From an optimization exercise on the open Yosys and OpenROAD flow, aimed at small area; shortcuts taken in it are not production practice.
In this exercise RTL edits were held to simulation tests only and were not proved equivalent to the original.
Some runs may be left out. An edit can pass the tests and still lose a function that they never use.

--- flow/design.v: outline only ---
// module core: 277 lines
// module dotp: 4919 lines
// module absum8: 1215 lines
// module div_sa: 870 lines
// module div_sb: 768 lines
module core (clk, sum_out, mem_in, inst, reset, req_in, sum_in, ack_in, req_out, ack_out, out);
  // ...
==> flow/run.sh <==
#!/bin/bash
# synth_recipe.tcl (not shown) runs the flow's synth.tcl, then flattens the netlist and writes it again
# the make line also repeats each setting of config.mk as NAME=value (left out here)
make -C /OpenROAD-flow-scripts/flow DESIGN_CONFIG=/design/flow/config.mk WORK_HOME=/design/flow/orfs CLKGATE_MAP_FILE= SYNTH_SCRIPT=/design/flow/synth_recipe.tcl finish
==> flow/config.mk <==
export PLATFORM = sky130hd
export DESIGN_NAME = core
export DESIGN_NICKNAME = core
export VERILOG_FILES = /design/flow/design.v
export SDC_FILE = /design/flow/constraint.sdc
export NUM_CORES = 8
export LEC_CHECK = 0
export CAP_MARGIN = 20
export CORE_MARGIN = 2
export CORE_UTILIZATION = 40
export SLEW_MARGIN = 20
==> flow/constraint.sdc <==
create_clock -name core_clock -period 60.0 [get_ports {clk}]
set_input_delay 12.0000 -clock core_clock [delete_from_list [all_inputs] [get_ports {clk}]]
set_output_delay 12.0000 -clock core_clock [all_outputs]
set_load 0.01 [all_outputs]
Fig. 1: run 1, I/O nets highlighted
(0.5 px per um)
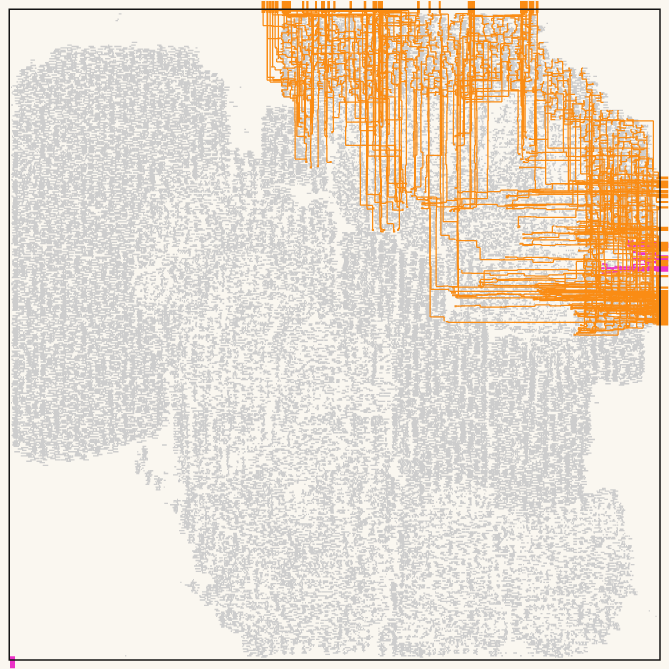
`out`: in orange, bits 160, direction output, end cells 160, buffers 213, wire 80.0 mm. `sum_in`: in magenta, bits 24, direction input, end cells 24, buffers 17, wire 1400 um.

Fig. 2: run 1, clock distribution
(0.5 px per um)
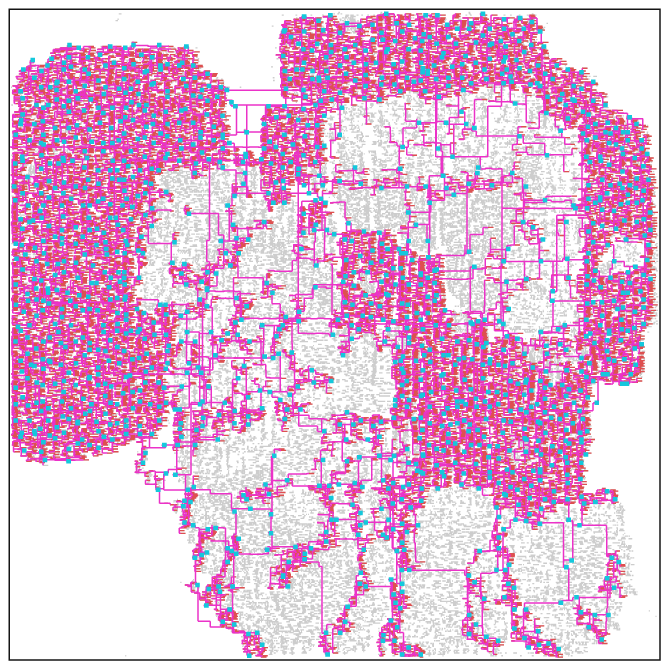
flip-flops: in red, count 12997. clock wires: in magenta, length 156 mm. clock drivers: in cyan, count 1420.
Position of the flops: spread over the die. There are 1421 routed clock nets.

Fig. 3: run 1, register map, names as in the netlist
(0.5 px per um)
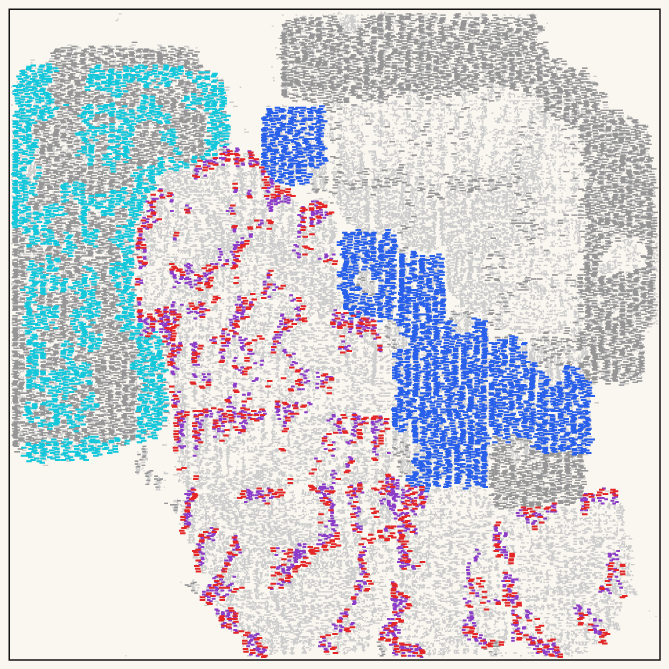
`qpipe`: in purple, flops 1536. `keys`: in red, flops 1024. `ofq`: in blue, flops 2432. `km`: in cyan, flops 2048.
Another 5957 sequential cells are not colored.

==> impl_metrics.csv, run 1 <==
group,metric,value,unit
outcome,outcome,"complete, no violations",
flow_run,max-cap-violations,0,
clock_network,postCtsSetupRepairBufs,0,
sta,finalCriticalPeriod,57.14,ns
routing,top_layer,"met5",
sta,finalHoldViolCount,0,
synthesis,synthesis.area,670000,um2
global_route,grt_first_pass_wirelength,3740000,um
finish,mostFrequentLayoutCell,"edfxtp_1",
floorplan,io_pins,361,
synthesis,yosysTopAreaCell,"edfxtp_1",
routing,drcViolationCount,0,
sta,slew_headroom,14.1,%
global_route,antenna_found_initial,269,
sta,maxClockFrequency,17.5,MHz
worst_setup_path,startpoint_type,"input pin",
synthesis,synthArstFlopShare,0,%
floorplan,fp.dieH,1300,um
clock_network,htree_levels,7,
clock_network,cts_buffer_depth,6,
worst_setup_path,crit_top_cell,"fa_1",
placed_design,place_ws,1.80,ns
synthesis,synthTopCellsByArea,"edfxtp_1, fa_1, a222oi_1",
routing,dr_wl_met2,1210000,um
worst_setup_path,ff2ff_path_depth,136,
global_route,grt_pass1_vias,439000,
worst_setup_path,cp-end-kind,"flop",
clock_network,ctsRootBufferMaster,"clkbuf_16",
global_route,grt_remaining_overflow,0,
synthesis,synth_top_family_by_area,"adder cells",
clock_network,clkTransAtPathRegs,0.06,ns
routing,wl_per_cell,40.9,um
floorplan,die_area,1690000,um2
synthesis,synthAdderAreaFrac,20.0,%
finish,final_cell_mix,"edfxtp_1, fa_1, a222oi_1, inv_1, a22o_1",
finish,num-nets-final,51100,
worst_setup_path,path_buf_inv,9,
worst_setup_path,cp.required,61.06,ns
worst_setup_path,arrival,58.20,ns
global_route,grt_max_degree,125,
sta,fin_skew,0.175,ns
routing,drt_iter0_markers,90700,
sta,rsz0062_at_grt,"false",
placed_design,dp_hpwl,1950000,um
synthesis,ys_seq_area_share,55.7,%
floorplan,rows,475,
finish,syn2layout_area_growth,10.9,%
synthesis,synth_compound_area_share,14.3,%
synthesis,yosys_register_bits,13000,
synthesis,synth_cells,45100,
worst_setup_path,cpPeakStageDelay,0.60,ns
worst_setup_path,critical_path_depth,133,
synthesis,yosys.area_share.simple,3.84,%
routing,wl_met3,344000,um
clock_network,clock_sinks,13000,
synthesis,synth_commonest_cells,"edfxtp_1, fa_1, clkbuf_1, a222oi_1, inv_1",
clock_network,clk_latency,1.41,ns
worst_setup_path,crit_family,"adder cells",
worst_setup_path,path_class,"in -> reg",
sta,setup_violations,0,
synthesis,yosysWarningCount,1,
routing,num_vias,447000,
synthesis,muxShareOfSynthArea,1.44,%
worst_setup_path,crit_fanout,21,
floorplan,initial_core_util,40.1,%
worst_hold_path,hp-class,"reg -> reg",
sta,finalCritPeriodShare,95.2,%
routing,drt_first_pass_iters,22,
synthesis,synth_cell_type_count,114,
synthesis,synth-xor-area-share,0.550,%
finish,drive_gt1_share,11.4,%
synthesis,yosysMostFrequentCell,"edfxtp_1",
clock_network,hold_buffers,0,
synthesis,synth_area_per_cell,14.8,um2
routing,routed_wl,2760000,um
clock_network,cts_inserted_buffers,1420,
clock_network,cts_resized,0,
synthesis,synth_top_area_share,50.6,%
synthesis,synth-edff-count,11300,
placed_design,portBuffers,351,
floorplan,core_area,1670000,um2
global_route,track_usage,31.7,%
sta,worstMarginPinSlew,1.29,ns
routing,drt-met1-wl,1040000,um
routing,drt-vias-per-instance,6.63,
placed_design,place_congestion,1.01,
routing,detail-route-antenna-nets,0,
synthesis,synthFlopType,"edfxtp_1",
worst_hold_path,hold_path_depth,1,
sta,worst_slack,2.86,ns
worst_setup_path,r2r_slack,11.51,ns
worst_setup_path,crit_path_top_delay_cell,"fa_1",
floorplan,fp.dieW,1300,um
sta,setup-tns-final,0,ns
sta,slew_viol_final,0,
clock_network,tritoncts,"built",
## run 1: stage by stage
step	hold WS, ns	instance area [um2]	cells	utilization (%)
4_1_cts	0.352	742000	67200	44.4
2_1_floorplan	0.310	670000	45100	-
3_3_place_gp	0.322	697000	64700	41.7
6_report	0.350	743000	67400	44.4
5_1_grt	0.360	743000	67300	44.4
3_5_place_dp	0.321	698000	64700	41.7
## run 1: per-layer routing
metal	up-vias	track usage (%)
met5	-	0.129
met4	146	15.0
met3	6161	9.47
met2	33000	47.7
met1	235000	42.1
li1	173000	-
## run 1: area by class of cell
type / instances / area [um2]
multi-input combinational: 24600 / 271000
fill: 146000 / 929000
antenna: 200 / 500
clock buffer: 1767 / 38000
timing repair buffer: 1486 / 12700
tap: 22200 / 27800
sequential: 13000 / 373000
inverter: 3411 / 12800
clock inverter: 728 / 6730
--- run 2: outline of the changes from run 1 ---
flow/design.v: 8049 -> 8065 lines; modules unchanged: 4
  dotp: edited, 4919 -> 4935 lines
--- a/flow/config.mk
+++ b/flow/config.mk
@@ -9,3 +9,6 @@
 export CORE_MARGIN = 2
 export CORE_UTILIZATION = 40
+export CTS_BUF_LIST = sky130_fd_sc_hd__clkbuf_4
+export CTS_CLUSTER_DIAMETER = 50
+export CTS_CLUSTER_SIZE = 8
 export SLEW_MARGIN = 20
==> impl_metrics.csv, run 2 <==
group,metric,value,unit
outcome,outcome,"complete, no violations",
placed_design,portBuffers,351,
clock_network,clk_latency,2.26,ns
global_route,track_usage,32.4,%
synthesis,synth_top_area_share,50.9,%
worst_setup_path,startpoint_type,"flop",
routing,drt_first_pass_iters,23,
worst_setup_path,crit_top_cell,"fa_1",
synthesis,synthesis.area,667000,um2
finish,num-nets-final,50900,
synthesis,synthFlopType,"edfxtp_1",
sta,maxClockFrequency,17.4,MHz
synthesis,yosysMostFrequentCell,"edfxtp_1",
sta,finalHoldViolCount,0,
placed_design,place_congestion,1.06,
clock_network,postCtsSetupRepairBufs,0,
floorplan,io_pins,361,
worst_setup_path,critical_path_depth,107,
routing,num_vias,449000,
sta,fin_skew,0.293,ns
finish,fin_util,43.1,%
sta,slew_viol_final,0,
worst_setup_path,cpPeakStageDelay,0.88,ns
routing,drt-vias-per-instance,6.70,
worst_setup_path,arrival,45.48,ns
routing,routed_wl,2800000,um
placed_design,dp_hpwl,1970000,um
finish,mostFrequentLayoutCell,"edfxtp_1",
global_route,grt_pass1_vias,442000,
global_route,grt_max_degree,129,
worst_hold_path,hp-class,"reg -> reg",
synthesis,ys_seq_area_share,56.0,%
sta,timing.hold.ws,0.314,ns
clock_network,tritoncts,"built",
sta,setup_violations,0,
worst_setup_path,ff2ff_path_depth,134,
placed_design,placed_cell_area,695000,um2
worst_setup_path,cp-end-kind,"primary output",
finish,final_cell_mix,"edfxtp_1, fa_1, a222oi_1, inv_1, clkbuf_4",
global_route,antenna_found_initial,369,
finish,stdcell_area,717000,um2
sta,slew_headroom,8.77,%
routing,detail-route-antenna-nets,0,
floorplan,core_area,1660000,um2
finish,nFillCells,148000,
routing,drt_iter0_markers,95500,
[run 2: metrics by stage]
stage	std cells	setup WS, ns
global placement	63900	2.37
detailed placement	63900	2.74
CTS	66600	2.23
global route	66700	0.854
floorplan	44400	1.67
finish	66900	2.52
[run 2: cell type report]
| class | instances | share of cell area, % |
|---|---|---|
| well taps | 22100 | 3.86 |
| inverters | 3211 | 1.68 |
| clock buffers | 2415 | 2.53 |
| flip-flops and latches | 13000 | 52.1 |
| repair buffers | 1460 | 1.76 |
| diodes | 304 | 0.106 |
| multi-input cells | 24200 | 37.6 |
| clock inverters | 265 | 0.438 |
[run 2: cell families after synthesis]
family	count (synthesis)	share of synthesized area, %
flops	13000	56.0
compound gates	11100	14.2
buf+inv	7209	4.07
fa+ha+maj	6945	20.1
simple gates	4733	3.61
mux	900	1.44
xor+xnor	456	0.600
other cells	1	0.000562
[run 2: layer usage]
metal,track usage (%),part of all wire [%]
met5,0.154,0.058
met4,20.3,7.9
met3,8.37,12
met2,50.2,45
met1,40.7,36
Fig. 4: run 2, I/O nets highlighted
(0.5 px per um)
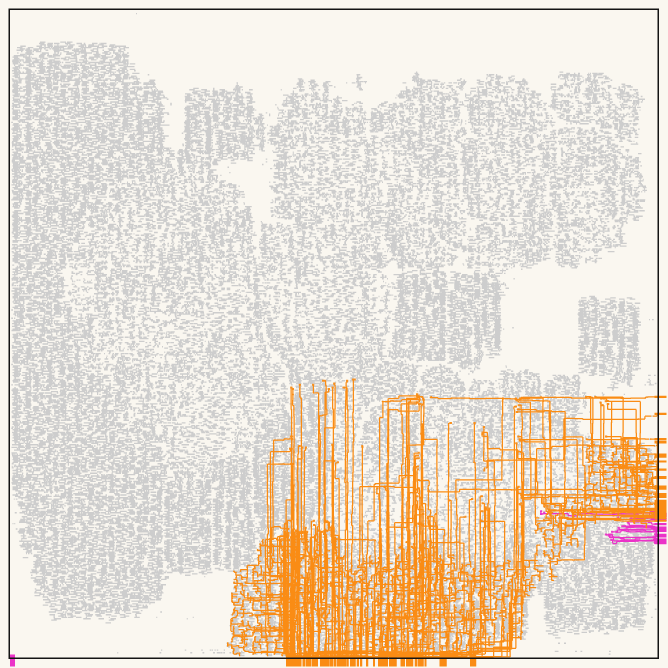
`out`: in orange, bits 160, direction output, end cells 160, buffers 207, wire 81.2 mm. `sum_in`: in magenta, bits 24, direction input, end cells 23, buffers 17, wire 1680 um.

Fig. 5: run 2, placed cells, one color a class
(0.5 px per um) Fill, decap, tap and diode cells in gray.
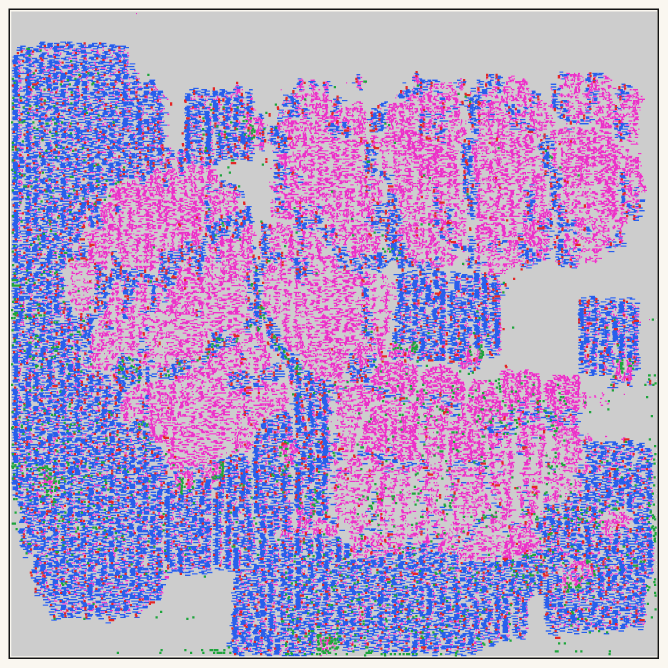
combinational and other logic: in magenta, cells 27362. remaining buffers and delay cells: in green, cells 1460. sequential cells: in blue, cells 12997. clock drivers and dummy loads: in red, cells 2680.

Fig. 6: run 2, clock wiring as the flow saved it
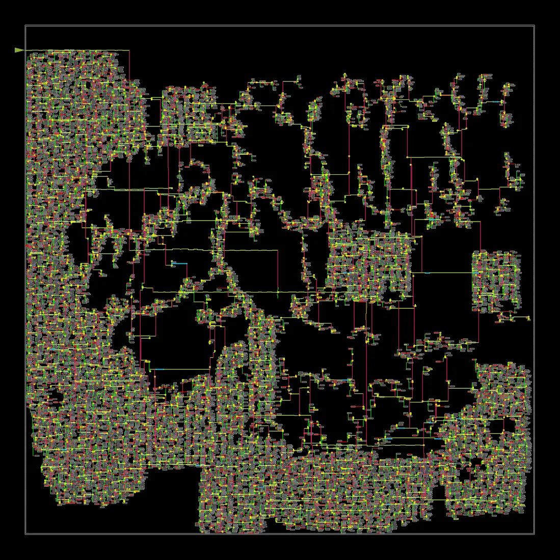
clock sinks: 13000
num sequential: 13000

==> run 3: changes to the inputs <==
==> flow/flow/run.sh (new file) <==
#!/bin/bash
# Layout flow: the standard synthesis and layout (standard.sh) with three
# changes:
#  - the clock tree is built from clkbuf_4 cells driving clusters of at most 8
#    flip-flops, without dummy loads;
#  - the port buffers are buf_1 cells;
#  - after global routing, antennas are repaired once more with a ratio margin.
set -euo pipefail
here=$(pwd)
bash standard.sh synth > synth.log 2>&1
CTS="-sink_clustering_enable -repair_clock_nets -dont_use_dummy_load"
CTS="$CTS -buf_list sky130_fd_sc_hd__clkbuf_4"
CTS="$CTS -sink_clustering_size 8 -sink_clustering_max_diameter 50"
bash standard.sh "CTS_ARGS=$CTS" \
  "BUFFER_PORTS_ARGS=-buffer_cell sky130_fd_sc_hd__buf_1" \
  "POST_GLOBAL_ROUTE_TCL=$here/flow/grt_antenna.tcl" \
  finish > layout.log 2>&1
==> flow/flow/grt_antenna.tcl (new file) <==
# Run after global routing (POST_GLOBAL_ROUTE_TCL): repair antennas again with a
# ratio margin, so that nets close to the limit get a diode before detailed
# routing, then rewrite the route guides for the detailed router.
repair_antennas -ratio_margin 20 -iterations 3 -allow_congestion
check_placement -verbose
write_guides $::env(RESULTS_DIR)/route.guide
==> flow/standard.sh (new file) <==
#!/bin/bash
# synth_recipe.tcl (not shown) runs the flow's synth.tcl, then flattens the netlist and writes it again
# the make line also repeats each setting of config.mk as NAME=value (left out here)
make -C /OpenROAD-flow-scripts/flow DESIGN_CONFIG=/design/flow/config.mk WORK_HOME=/design/flow/orfs CLKGATE_MAP_FILE= SYNTH_SCRIPT=/design/flow/synth_recipe.tcl "${@:-finish}"
--- a/flow/config.mk
+++ b/flow/config.mk
@@ -8,7 +8,4 @@
 export CAP_MARGIN = 20
 export CORE_MARGIN = 2
 export CORE_UTILIZATION = 40
-export CTS_BUF_LIST = sky130_fd_sc_hd__clkbuf_4
-export CTS_CLUSTER_DIAMETER = 50
-export CTS_CLUSTER_SIZE = 8
 export SLEW_MARGIN = 20
removed: flow/run.sh
==> impl_metrics.csv, run 3 <==
group,metric,value,unit
sta,setup_violations,0,
routing,drcViolationCount,0,
routing,num_vias,442000,
routing,detail-route-antenna-nets,0,
synthesis,synth_area_per_cell,15.0,um2
finish,stdcell_area,707000,um2
worst_setup_path,cpPeakStageDelay,0.86,ns
clock_network,cts_resized,0,
sta,slew_viol_final,0,
placed_design,portBuffers,351,
sta,slew_headroom,9.85,%
global_route,track_usage,31.0,%
worst_setup_path,r2r_slack,12.45,ns
worst_setup_path,crit_fanout,25,
sta,finalCriticalPeriod,56.36,ns
clock_network,htree_levels,7,
synthesis,synth_top_area_share,50.9,%
global_route,grtUsageMet3,6.92,%
sta,worst_slack,3.64,ns
global_route,use_met1,38.6,%
clock_network,hold_buffers,0,
sta,maxClockFrequency,17.7,MHz
global_route,grt_pass1_vias,441000,
worst_setup_path,ff2ff_path_depth,135,
worst_setup_path,startpoint_type,"flop",
synthesis,synthesis.area,667000,um2
placed_design,dp.cells,63900,
sta,finalCritPeriodShare,93.9,%
sta,timing.hold.ws,0.336,ns
placed_design,place_ws,3.03,ns
clock_network,ctsRootBufferMaster,"clkbuf_4",
finish,drive_gt1_share,11.5,%
global_route,antenna_found_initial,210,
routing,drt-vias-per-instance,6.68,
worst_hold_path,hp-class,"reg -> reg",
routing,routed_wl,2670000,um
floorplan,io_pins,361,
synthesis,yosysMostFrequentCell,"edfxtp_1",
floorplan,fp.dieW,1300,um
worst_hold_path,hold_path_depth,0,
finish,fin_util,42.5,%
routing,top_layer,"met5",
worst_setup_path,path_buf_inv,4,
floorplan,fp.dieH,1300,um
finish,num-nets-final,50900,
worst_setup_path,path_class,"reg -> out",
routing,drt_iter0_markers,88500,
clock_network,cts_buffer_depth,6,
floorplan,initial_core_util,40.1,%
clock_network,postCtsSetupRepairBufs,0,
routing,wl_met3,286000,um
floorplan,rows,474,
routing,drt_first_pass_iters,28,
global_route,use_met2,48.9,%
placed_design,place_congestion,1.02,
finish,fin_cells,66100,
synthesis,yosys_register_bits,13000,
synthesis,synth_cell_type_count,105,
worst_setup_path,arrival,44.36,ns
worst_setup_path,crit_family,"adder cells",
synthesis,synthFlopType,"edfxtp_1",
finish,final_cell_mix,"edfxtp_1, fa_1, a222oi_1, inv_1, a22o_1",
synthesis,synthArstFlopShare,0,%
sta,setup-tns-final,0,ns
placed_design,dp_hpwl,1870000,um
outcome,outcome,"complete, no violations",
global_route,grt_remaining_overflow,0,
synthesis,synth_commonest_cells,"edfxtp_1, fa_1, a222oi_1, clkbuf_1, inv_1",
routing,drt-met1-wl,943000,um
routing,wl_per_cell,40.4,um
worst_setup_path,cp-end-kind,"primary output",
synthesis,ys_seq_area_share,56.0,%
synthesis,yosysWarningCount,1,
sta,finalHoldViolCount,0,
global_route,top_usage_layer,"met2",
worst_setup_path,crit_path_top_delay_cell,"a2111oi_0",
worst_setup_path,critical_path_depth,105,
worst_setup_path,cp.required,48.00,ns
clock_network,tritoncts,"built",
routing,dr_wl_met2,1230000,um
synthesis,yosysTopAreaCell,"edfxtp_1",
placed_design,placed_cell_area,692000,um2
sta,worstMarginPinSlew,1.35,ns
global_route,grt_first_pass_wirelength,3640000,um
floorplan,die_area,1680000,um2
synthesis,synthTopCellsByArea,"edfxtp_1, fa_1, a222oi_1",
worst_setup_path,crit_top_cell,"fa_1",
clock_network,clkTransAtPathRegs,0.05,ns
synthesis,synth-edff-count,11300,
finish,mostFrequentLayoutCell,"edfxtp_1",
flow_run,max-cap-violations,0,
clock_network,clock_sinks,13000,
==> run 3: cell count changes in the layout (fill, tap and decap cells not counted), sizes merged <==
cell           before   now
bufinv             63     0
clkinv            161    23
clkdlybuf4s50     333     0
clkbuf           2417  2016
buf              1125  1383
clkinvlp           35     0
inv              3217  3188
diode             304   226
==> run 3: final cells by class <==
| class | count | area [um2] |
|---|---|---|
| antenna | 226 | 566 |
| clock buffer | 1944 | 14600 |
| fill | 149000 | 957000 |
| inverter | 3211 | 12100 |
| multi-input combinational | 24200 | 269000 |
| sequential | 13000 | 373000 |
| tap | 22100 | 27700 |
| timing repair buffer | 1455 | 10400 |
==> run 3: cell families after synthesis <==
family / synth area share (%)
xor gates and xnor gates: 0.600
and+or+nand+nor: 3.61
buffers and inverters: 4.07
AOI/OAI and AO/OA: 14.2
other: 0.000562
adders and majority gates: 20.1
DFF: 56.0
muxes: 1.44
Fig. 7: run 3, clock wiring as the flow saved it
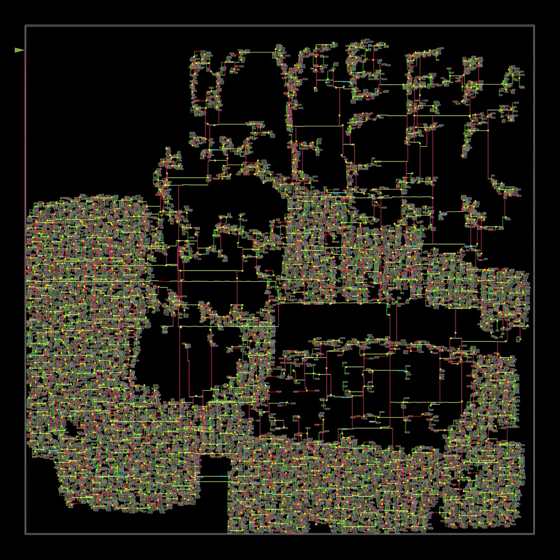
clk_skew: 0.322 ns
number of clock-tree buffers in the layout: 1944
Num CTS Buffers: 1944
Worst-Skew Late Latency: 2.26 ns

Fig. 8: run 3, register map, names as in the netlist
(0.5 px per um)
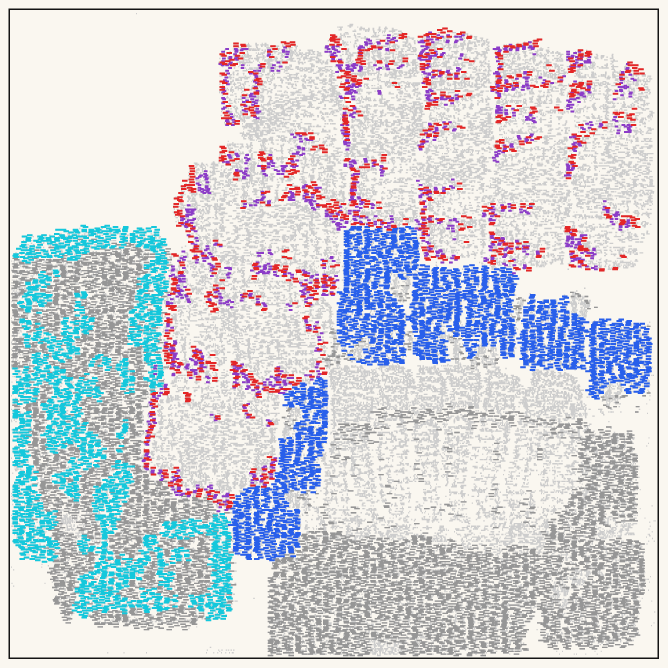
`keys`: in red, flops 1024. `km`: in cyan, flops 2048. `ofq`: in blue, flops 2432. `qpipe`: in purple, flops 1536.
Another 5957 sequential cells are not colored.

Fig. 9: run 3, I/O nets highlighted
(0.5 px per um)
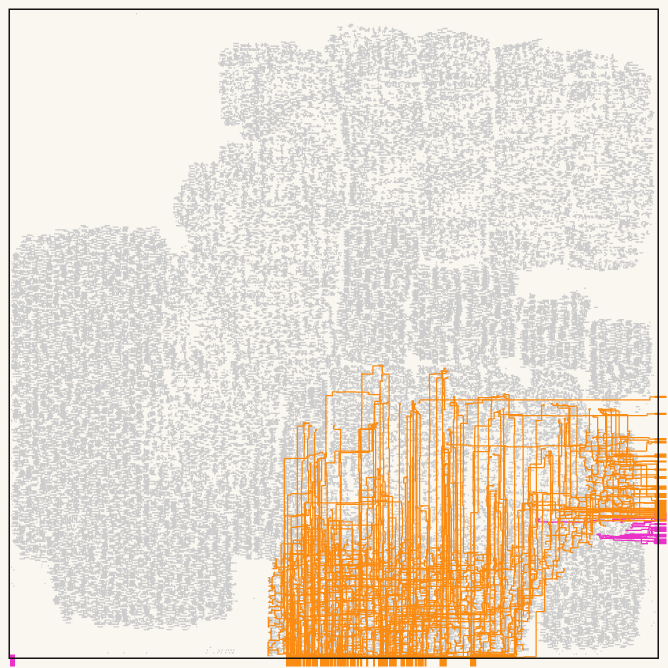
`sum_in`: in magenta, bits 24, direction input, end cells 23, buffers 17, wire 1640 um. `out`: in orange, bits 160, direction output, end cells 160, buffers 233, wire 86.8 mm.

## Run 4: large edit since run 3, in outline
flow/design.v: 8065 -> 8129 lines; modules unchanged: 0
  core: edited, 277 -> 266 lines
  dotp: edited, 4935 -> 4941 lines
  absum8: edited, 1215 -> 1279 lines
  div_sa: edited, 870 -> 875 lines
  div_sb: edited, 768 -> 768 lines
==> module core as of run 4 <==
module core (clk, sum_out, mem_in, inst, reset, req_in, sum_in, ack_in, req_out, ack_out, out);
  input          clk;
  input          reset;
  input  [18:0]  inst;
  input  [127:0] mem_in;
  input  [23:0]  sum_in;
  input          req_in;
  input          ack_in;
  output [23:0]  sum_out;
  output [159:0] out;
  output         req_out;
  output         ack_out;
  integer i;
  wire       div      = inst[18];
  wire       acc      = inst[17];
  wire       ofifo_rd = inst[16];
  wire [3:0] qk_add   = inst[15:12];
  wire [3:0] p_add    = inst[11:8];
  wire       ex       = inst[7];
  wire       ld       = inst[6];
  wire       q_rd     = inst[5];
  wire       q_wr     = inst[4];
  wire       k_rd     = inst[3];
  wire       k_wr     = inst[2];
  wire       p_rd     = inst[1];
  wire       p_wr     = inst[0];
  reg [2047:0] qm;
  reg [2047:0] km;
  reg [127:0]  qmem_out;
  reg [127:0]  kmem_out;
  reg [127:0]  q_rdata;
  reg [127:0]  k_rdata;
  always @(posedge clk) begin
    for (i = 0; i < 16; i = i + 1) begin
      if (q_wr && qk_add == i) qm[128*i +: 128] <= mem_in;
      if (k_wr && qk_add == i) km[128*i +: 128] <= mem_in;
    end
  end
  always @* begin
    q_rdata = 128'd0;
    k_rdata = 128'd0;
    for (i = 0; i < 16; i = i + 1) begin
      q_rdata = q_rdata | (qm[128*i +: 128] & {128{qk_add == i}});
      k_rdata = k_rdata | (km[128*i +: 128] & {128{qk_add == i}});
    end
  end
  always @(posedge clk) begin
    if (q_rd && !q_wr) qmem_out <= q_rdata;
    if (k_rd && !k_wr) kmem_out <= k_rdata;
  end
  wire [127:0] mac_in = ld ? kmem_out : qmem_out;
  reg  [191:0]  mac_dec;
  always @* begin
    for (i = 0; i < 64; i = i + 1) begin
      mac_dec[3*i]   =  mac_in[16*(i/8) + (i%8)] & ~mac_in[16*(i/8) + 8 + (i%8)];
      mac_dec[3*i+1] = ~mac_in[16*(i/8) + (i%8)] &  mac_in[16*(i/8) + 8 + (i%8)];
      mac_dec[3*i+2] =  mac_in[16*(i/8) + (i%8)] &  mac_in[16*(i/8) + 8 + (i%8)];
    end
  end
  reg [1535:0] qpipe;
  always @(posedge clk) qpipe <= {qpipe[1343:0], mac_dec};
  reg [1023:0] q_in;
  always @* begin
    q_in[127:0] = mac_in;
    for (i = 0; i < 448; i = i + 1) begin
      q_in[128 + 128*(i/64) + 16*((i%64)/8) + (i%8)]     = qpipe[192*(i/64) + 3*(i%64)] | qpipe[192*(i/64) + 3*(i%64) + 2];
      q_in[128 + 128*(i/64) + 16*((i%64)/8) + 8 + (i%8)] = qpipe[192*(i/64) + 3*(i%64) + 1] | qpipe[192*(i/64) + 3*(i%64) + 2];
    end
  end
  reg [15:0] instq;
  reg        inst2q_last;
  always @(posedge clk) begin
    if (reset) begin
      instq <= 16'd0;
      inst2q_last <= 1'b0;
    end else begin
      instq <= {instq[13:0], ex, ld};
      inst2q_last <= instq[15];
    end
  end
  wire [7:0] fifo_wr = {inst2q_last, instq[15], instq[13], instq[11], instq[9], instq[7], instq[5], instq[3]};
  reg [1023:0] keys;
  reg [31:0]   cnt;
  reg [7:0]    load_ready;
  always @(posedge clk) begin
    for (i = 0; i < 8; i = i + 1) begin
      if (reset) begin
        cnt[4*i +: 4] <= 4'd0;
        load_ready[i] <= 1'b1;
      end else if (instq[2*i]) begin
        if (cnt[4*i +: 4] == 8 - i) begin
          cnt[4*i +: 4] <= 4'd0;
          keys[128*i +: 128] <= q_in[128*i +: 128];
          load_ready[i] <= 1'b0;
        end else if (load_ready[i]) begin
          cnt[4*i +: 4] <= cnt[4*i +: 4] + 4'd1;
        end
      end
    end
  end
  wire [159:0] psum;
  genvar g;
  generate
    for (g = 0; g < 8; g = g + 1) begin : col
      dotp u_dot (.dd(qpipe[192*g +: 192]), .b(keys[128*g +: 128]), .y(psum[20*g +: 20]));
    end
  endgenerate
  reg [5119:0] ofq;       
  reg [39:0]   of_rp;
  reg [39:0]   of_wp;
  reg [159:0]  fifo_out;
  always @(posedge clk) begin
    for (i = 0; i < 8; i = i + 1) begin
      if (reset) begin
        of_rp[5*i +: 5] <= 5'd0;
        of_wp[5*i +: 5] <= 5'd0;
      end else begin
        if (ofifo_rd && of_rp[5*i +: 5] != of_wp[5*i +: 5])
          of_rp[5*i +: 5] <= of_rp[5*i +: 5] + 5'd1;
        if (fifo_wr[i] && !(of_wp[5*i +: 4] == of_rp[5*i +: 4] && of_wp[5*i+4] != of_rp[5*i+4]))
          of_wp[5*i +: 5] <= of_wp[5*i +: 5] + 5'd1;
      end
    end
  end
  always @(posedge clk) begin
    for (i = 0; i < 128; i = i + 1)
      if (!reset && fifo_wr[i/16] && of_wp[5*(i/16) +: 4] == (i%16))
        ofq[20*i +: 20] <= psum[20*(i/16) +: 20];
  end
  always @* begin
    fifo_out = 160'd0;
    for (i = 0; i < 128; i = i + 1)
      fifo_out[20*(i/16) +: 20] = fifo_out[20*(i/16) +: 20] |
        (ofq[320*(i/16) + 20*(i%16) +: 20] & {20{of_rp[5*(i/16) +: 4] == (i%16)}});
  end
  wire [159:0] sfp_out;
  wire [159:0] pmem_in = div ? sfp_out : fifo_out;
  assign out = pmem_in;
  reg        fifo_wr_s;
  reg        valid;
  reg        valid_q;
  reg        valid_q_q;
  reg        fifo_ext_rd_q;
  reg        div_q;
  reg        acc_q;
  reg [23:0] sum_q;
  reg ack_s1, ack_s2, req_s1, req_s2;
  always @(posedge clk) begin
    ack_s1 <= ack_in; ack_s2 <= ack_s1;
    req_s1 <= req_in; req_s2 <= req_s1;
  end
  assign ack_out = div_q;
  reg [159:0] pmem_out;
  wire [23:0] abs_sum;
  absum8 u_abs (.x(pmem_out), .y(abs_sum));
  reg [271:0] sfi;        
  reg [383:0] sfe;        
  reg [4:0]   si_rp, si_wp, se_rp, se_wp;
  wire si_empty = si_rp == si_wp;
  wire si_full  = si_rp[3:0] == si_wp[3:0] && si_rp[4] != si_wp[4];
  wire se_empty = se_rp == se_wp;
  wire se_full  = se_rp[3:0] == se_wp[3:0] && se_rp[4] != se_wp[4];
  wire si_rd = valid && !valid_q;
  wire se_rd = ack_s2 && !fifo_ext_rd_q;
  wire sfp_valid = valid && valid_q && !valid_q_q;
  always @(posedge clk) begin
    if (reset) begin
      si_rp <= 5'd0; si_wp <= 5'd0; se_rp <= 5'd0; se_wp <= 5'd0;
    end else begin
      if (si_rd && !si_empty) si_rp <= si_rp + 5'd1;
      if (se_rd && !se_empty) se_rp <= se_rp + 5'd1;
      if (fifo_wr_s && !si_full) si_wp <= si_wp + 5'd1;
      if (fifo_wr_s && !se_full) se_wp <= se_wp + 5'd1;
      for (i = 0; i < 16; i = i + 1) begin
        if (fifo_wr_s && si_wp[3:0] == i) sfi[17*i +: 17] <= sum_q[23:7];
        if (fifo_wr_s && se_wp[3:0] == i) sfe[24*i +: 24] <= sum_q;
      end
    end
  end
  reg [16:0] sum_this;
  reg [23:0] sum_ext;
  always @* begin
    sum_this = 17'd0;
    sum_ext  = 24'd0;
    for (i = 0; i < 16; i = i + 1) begin
      sum_this = sum_this | (sfi[17*i +: 17] & {17{si_rp[3:0] == i}});
      sum_ext  = sum_ext  | (sfe[24*i +: 24] & {24{se_rp[3:0] == i}});
    end
  end
  assign sum_out = sum_ext;
  wire [17:0]  dsum = sum_this + sum_in[23:7];
  wire [151:0] dva_r;
  wire [103:0] dva_qh;
  wire [7:0]   dva_corr;
  reg  [151:0] dv_r;
  reg  [103:0] dv_qh;
  reg  [7:0]   dv_corr;
  reg  [7:0]   dv_s;
  reg  [17:0]  dv_d;
  reg          dv_dz;
  generate
    for (g = 0; g < 8; g = g + 1) begin : dv
      div_sa u_sa (.x(pmem_out[20*g +: 20]), .d(dsum), .r(dva_r[19*g +: 19]), .qh(dva_qh[13*g +: 13]), .corr(dva_corr[g]));
      div_sb u_sb (.r(dv_r[19*g +: 19]), .qh(dv_qh[13*g +: 13]), .s(dv_s[g]), .d(dv_d), .dz(dv_dz), .corr(dv_corr[g]), .q(sfp_out[20*g +: 20]));
    end
  endgenerate
  always @(posedge clk) begin
    if (reset) begin
      fifo_wr_s <= 1'b0;
      valid <= 1'b0;
    end else begin
      fifo_ext_rd_q <= ack_s2;
      valid_q_q <= valid_q;
      valid_q <= valid;
      div_q <= div && req_s2;
      acc_q <= acc;
      if (acc_q) begin
        sum_q <= abs_sum;
        fifo_wr_s <= 1'b1;
      end else begin
        fifo_wr_s <= 1'b0;
        valid <= 1'b0;
        if (div && req_s2) begin
          valid <= 1'b1;
          dv_r  <= dva_r;
          dv_qh <= dva_qh;
          dv_corr <= dva_corr;
          for (i = 0; i < 8; i = i + 1) dv_s[i] <= pmem_out[20*i+19];
          dv_d  <= dsum;
          dv_dz <= dsum == 18'd0;
        end
      end
    end
  end
  reg [1:0] hs_state;
  reg [1:0] hs_cnt;
  assign req_out = hs_state == 2'b10;
  always @(posedge clk) begin
    if (reset) begin
      hs_state <= 2'b00;
      hs_cnt <= 2'b00;
    end else begin
      case (hs_state)
        2'b00: hs_state <= se_empty ? 2'b00 : 2'b01;
        2'b01: hs_state <= (hs_cnt == 2'b11) ? 2'b10 : 2'b01;
        2'b10: hs_state <= ack_s2 ? 2'b00 : 2'b10;
        default: hs_state <= 2'b00;
      endcase
      hs_cnt <= (hs_state == 2'b01) ? hs_cnt + 2'b01 : 2'b00;
    end
  end
  reg [2559:0] pm;
  reg [159:0]  p_rdata;
  wire p_en = p_rd || p_wr;
  wire p_we = (p_wr && !div) || sfp_valid;
  always @(posedge clk) begin
    for (i = 0; i < 16; i = i + 1)
      if (p_en && p_we && p_add == i) pm[160*i +: 160] <= pmem_in;
    if (p_en && !p_we) pmem_out <= p_rdata;
  end
  always @* begin
    p_rdata = 160'd0;
    for (i = 0; i < 16; i = i + 1)
      p_rdata = p_rdata | (pm[160*i +: 160] & {160{p_add == i}});
  end
endmodule
==> impl_metrics.csv, run 4 <==
group,metric,value,unit
outcome,outcome,"complete, no violations",
worst_hold_path,hold_path_depth,2,
synthesis,yosysMostFrequentCell,"edfxtp_1",
floorplan,io_pins,361,
sta,slew_headroom,4.25,%
sta,fin_skew,0.371,ns
finish,register_area,382000,um2
clock_network,ctsRootBufferMaster,"clkbuf_4",
global_route,grt_first_pass_wirelength,3840000,um
placed_design,dp_hpwl,1980000,um
worst_setup_path,cpPeakStageDelay,0.72,ns
clock_network,cts_inserted_buffers,1980,
synthesis,ys_seq_area_share,56.2,%
synthesis,synth_area_per_cell,15.0,um2
placed_design,place_congestion,1.02,
routing,routed_wl,2840000,um
finish,stdcell_area,723000,um2
worst_setup_path,critical_path_depth,132,
sta,setup-tns-final,0,ns
clock_network,clkTransAtPathRegs,0.09,ns
finish,drive_gt1_share,11.5,%
finish,nFillCells,152000,
clock_network,postCtsSetupRepairBufs,0,
finish,fin_util,42.6,%
worst_setup_path,crit_top_cell,"fa_1",
synthesis,yosysWarningCount,1,
finish,num-nets-final,52000,
floorplan,fp.dieH,1310,um
worst_setup_path,startpoint_type,"input pin",
placed_design,portBuffers,352,
global_route,grt_remaining_overflow,0,
worst_hold_path,hp-class,"reg -> reg",
finish,mostFrequentLayoutCell,"edfxtp_1",
synthesis,synth-edff-count,11600,
clock_network,htree_levels,7,
global_route,antenna_found_initial,244,
finish,syn2layout_area_growth,6.26,%
worst_setup_path,path_class,"in -> reg",
worst_setup_path,arrival,58.10,ns
placed_design,place_ws,2.23,ns
worst_setup_path,crit_family,"adder cells",
worst_setup_path,crit_fanout,15,
routing,wl_per_cell,41.9,um
sta,finalCritPeriodShare,93.7,%
synthesis,synth_commonest_cells,"edfxtp_1, fa_1, a222oi_1, clkbuf_1, inv_1",
sta,finalHoldViolCount,0,
routing,drcViolationCount,0,
sta,finalCriticalPeriod,56.24,ns
flow_run,max-cap-violations,0,
placed_design,dp.cells,65500,
clock_network,clk_latency,2.37,ns
floorplan,initial_core_util,40.1,%
synthesis,synthFlopType,"edfxtp_1",
floorplan,fp.dieW,1310,um
synthesis,yosysTopAreaCell,"edfxtp_1",
worst_setup_path,crit_path_top_delay_cell,"nand4b_1",
clock_network,cts_resized,0,
placed_design,placed_cell_area,707000,um2
synthesis,synthTopCellsByArea,"edfxtp_1, fa_1, a222oi_1",
clock_network,hold_buffers,0,
synthesis,synth_cells,45400,
sta,timing.hold.ws,0.326,ns
floorplan,core_area,1700000,um2
routing,drt_first_pass_iters,22,
sta,maxClockFrequency,17.8,MHz
sta,setup_violations,0,
clock_network,tritoncts,"built",
synthesis,synthesis.area,680000,um2
routing,detail-route-antenna-nets,0,
global_route,grt_pass1_vias,451000,
sta,slew_viol_final,0,
global_route,track_usage,32.3,%
routing,num_vias,455000,
worst_setup_path,path_buf_inv,8,
synthesis,synthArstFlopShare,0,%
worst_setup_path,ff2ff_path_depth,147,
worst_setup_path,cp-end-kind,"flop",
floorplan,die_area,1710000,um2
finish,fin_cells,67700,
clock_network,cts_buffer_depth,6,
synthesis,yosys_register_bits,13300,
sta,worst_slack,3.76,ns
worst_setup_path,cp.required,61.86,ns
synthesis,synth_cell_type_count,106,
global_route,grt_max_degree,130,
routing,drt_iter0_markers,94300,
finish,multi_input_area,273000,um2
==> run 4: routing by layer <==
metal	share of wire, %	track usage, %
met1	35	40.6
met2	45	50.1
met3	11	6.48
met4	8.8	22.8
met5	0.021	0
==> run 4: cell families after synthesis <==
kind of cell	share of synthesized area, %
DFF	56.2
AOI/OAI and AO/OA	14.3
buffers and inverters	4.04
adders and majority gates	19.7
and+or+nand+nor	3.84
muxes	1.29
xor gates and xnor gates	0.559
other	0.000551
==> run 4: area by class of cell <==
class	count	share of cell area, %
Sequential cell	13300	52.9
Inverter	3223	1.68
Multi-Input combinational cell	24800	37.8
Clock buffer	1980	2.06
Tap cell	22600	3.91
Antenna cell	264	0.0914
Timing Repair Buffer	1555	1.57
==> run 4: worst register-to-register path, delay by kind of cell (launching register included) <==
kind | cells | cell delay (ns)
compound gates | 14 | 2.84
xor+xnor | 1 | 0.44
fa+ha+maj | 97 | 35.31
buf+inv | 7 | 1.65
flops | 1 | 0.37
mux | 2 | 0.74
simple gates | 26 | 7.10
Fig. 10: run 4, placed cells, one color a class
(0.5 px per um) Fill, decap, tap and diode cells in gray.
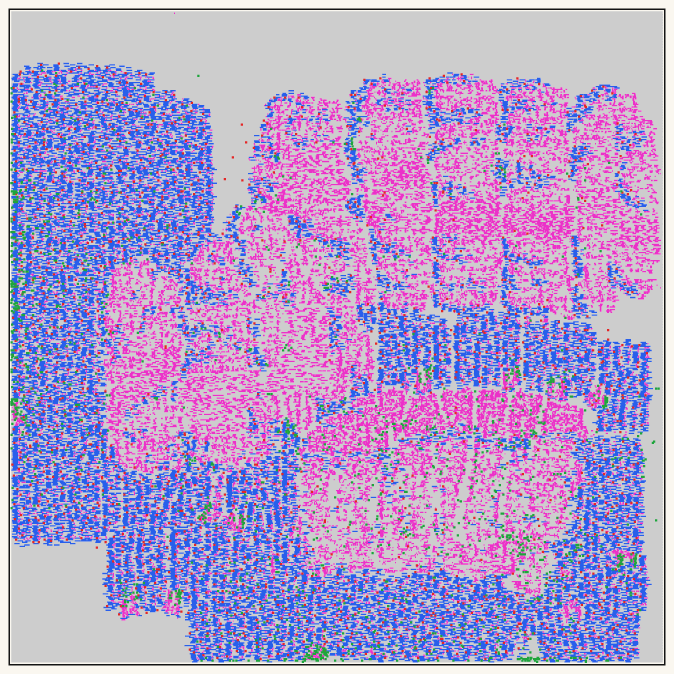
clock drivers: in red, cells 1980. sequential cells: in blue, cells 13302. combinational and other logic: in magenta, cells 28030. remaining buffers and delay cells: in green, cells 1555.

Fig. 11: run 4, I/O nets highlighted
(0.5 px per um)
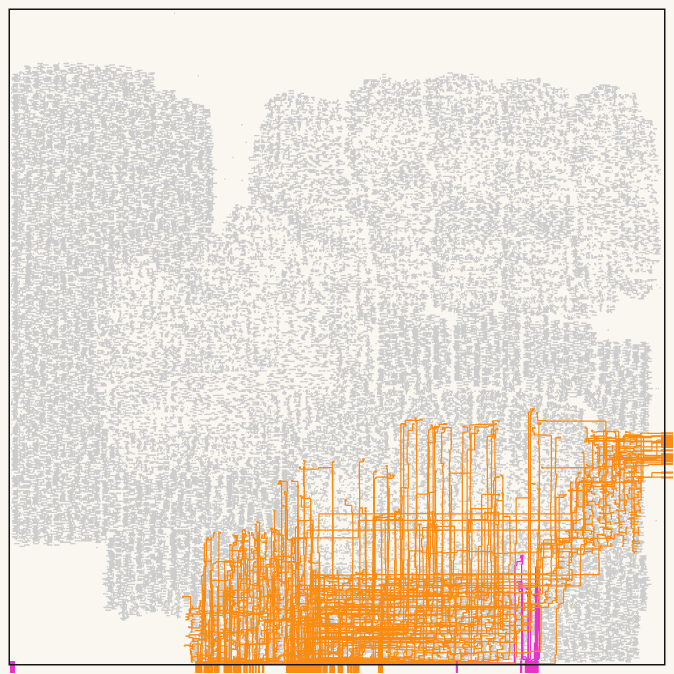
`sum_in`: in magenta, bits 24, direction input, end cells 22, buffers 17, wire 3060 um. `out`: in orange, bits 160, direction output, end cells 160, buffers 226, wire 91.2 mm.

Fig. 12: run 4, clock distribution
(0.5 px per um)
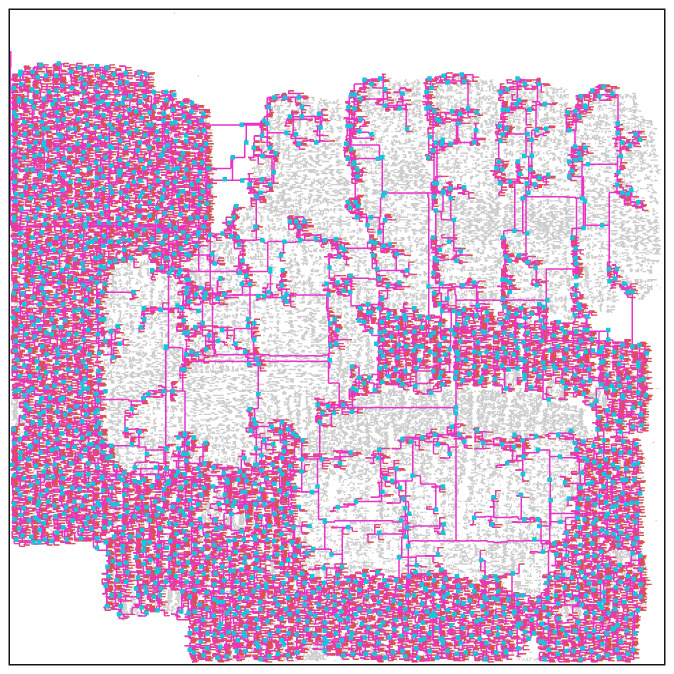
clock drivers: in cyan, count 1980. clock wires: in magenta, length 156 mm. flip-flops: in red, count 13302.
There are 1981 routed clock nets.

==> re-timing with driven ports <==
Ports are ideal in the flow. The routed layouts listed here were re-timed in OpenROAD.
Step 1 sets driving cells, clkbuf_16 on the clock port and buf_2 on the other inputs (assumed; they add their load-dependent delay and slew).
Step 2, shift: input delay + t, output delay - t, t = (earliest + latest rising clock arrival at the registers) / 2. This alone moves slack from input paths to output paths.
Slacks: ideal ports / drivers / drivers and shift; pairs: ideal ports / drivers.
run	shift t [ns]	setup WS [ns]	worst setup path after step 2	slew at the worst register clock pin (ns)
run 1	1.508	2.865 / 3.026 / 1.518	input to register	0.08 / 0.08
run 2	2.365	2.518 / 2.279 / 1.900	input to register	0.12 / 0.12
run 3	2.284	3.642 / 3.439 / 2.658	input to register	0.11 / 0.11
run 4	2.386	3.761 / 3.698 / 1.573	input to register	0.11 / 0.11
After both steps setup and hold are still met in every run listed. The setup slack of run 4, which loses most, moves by -0.063 ns with the drivers and by -2.188 ns with both steps.
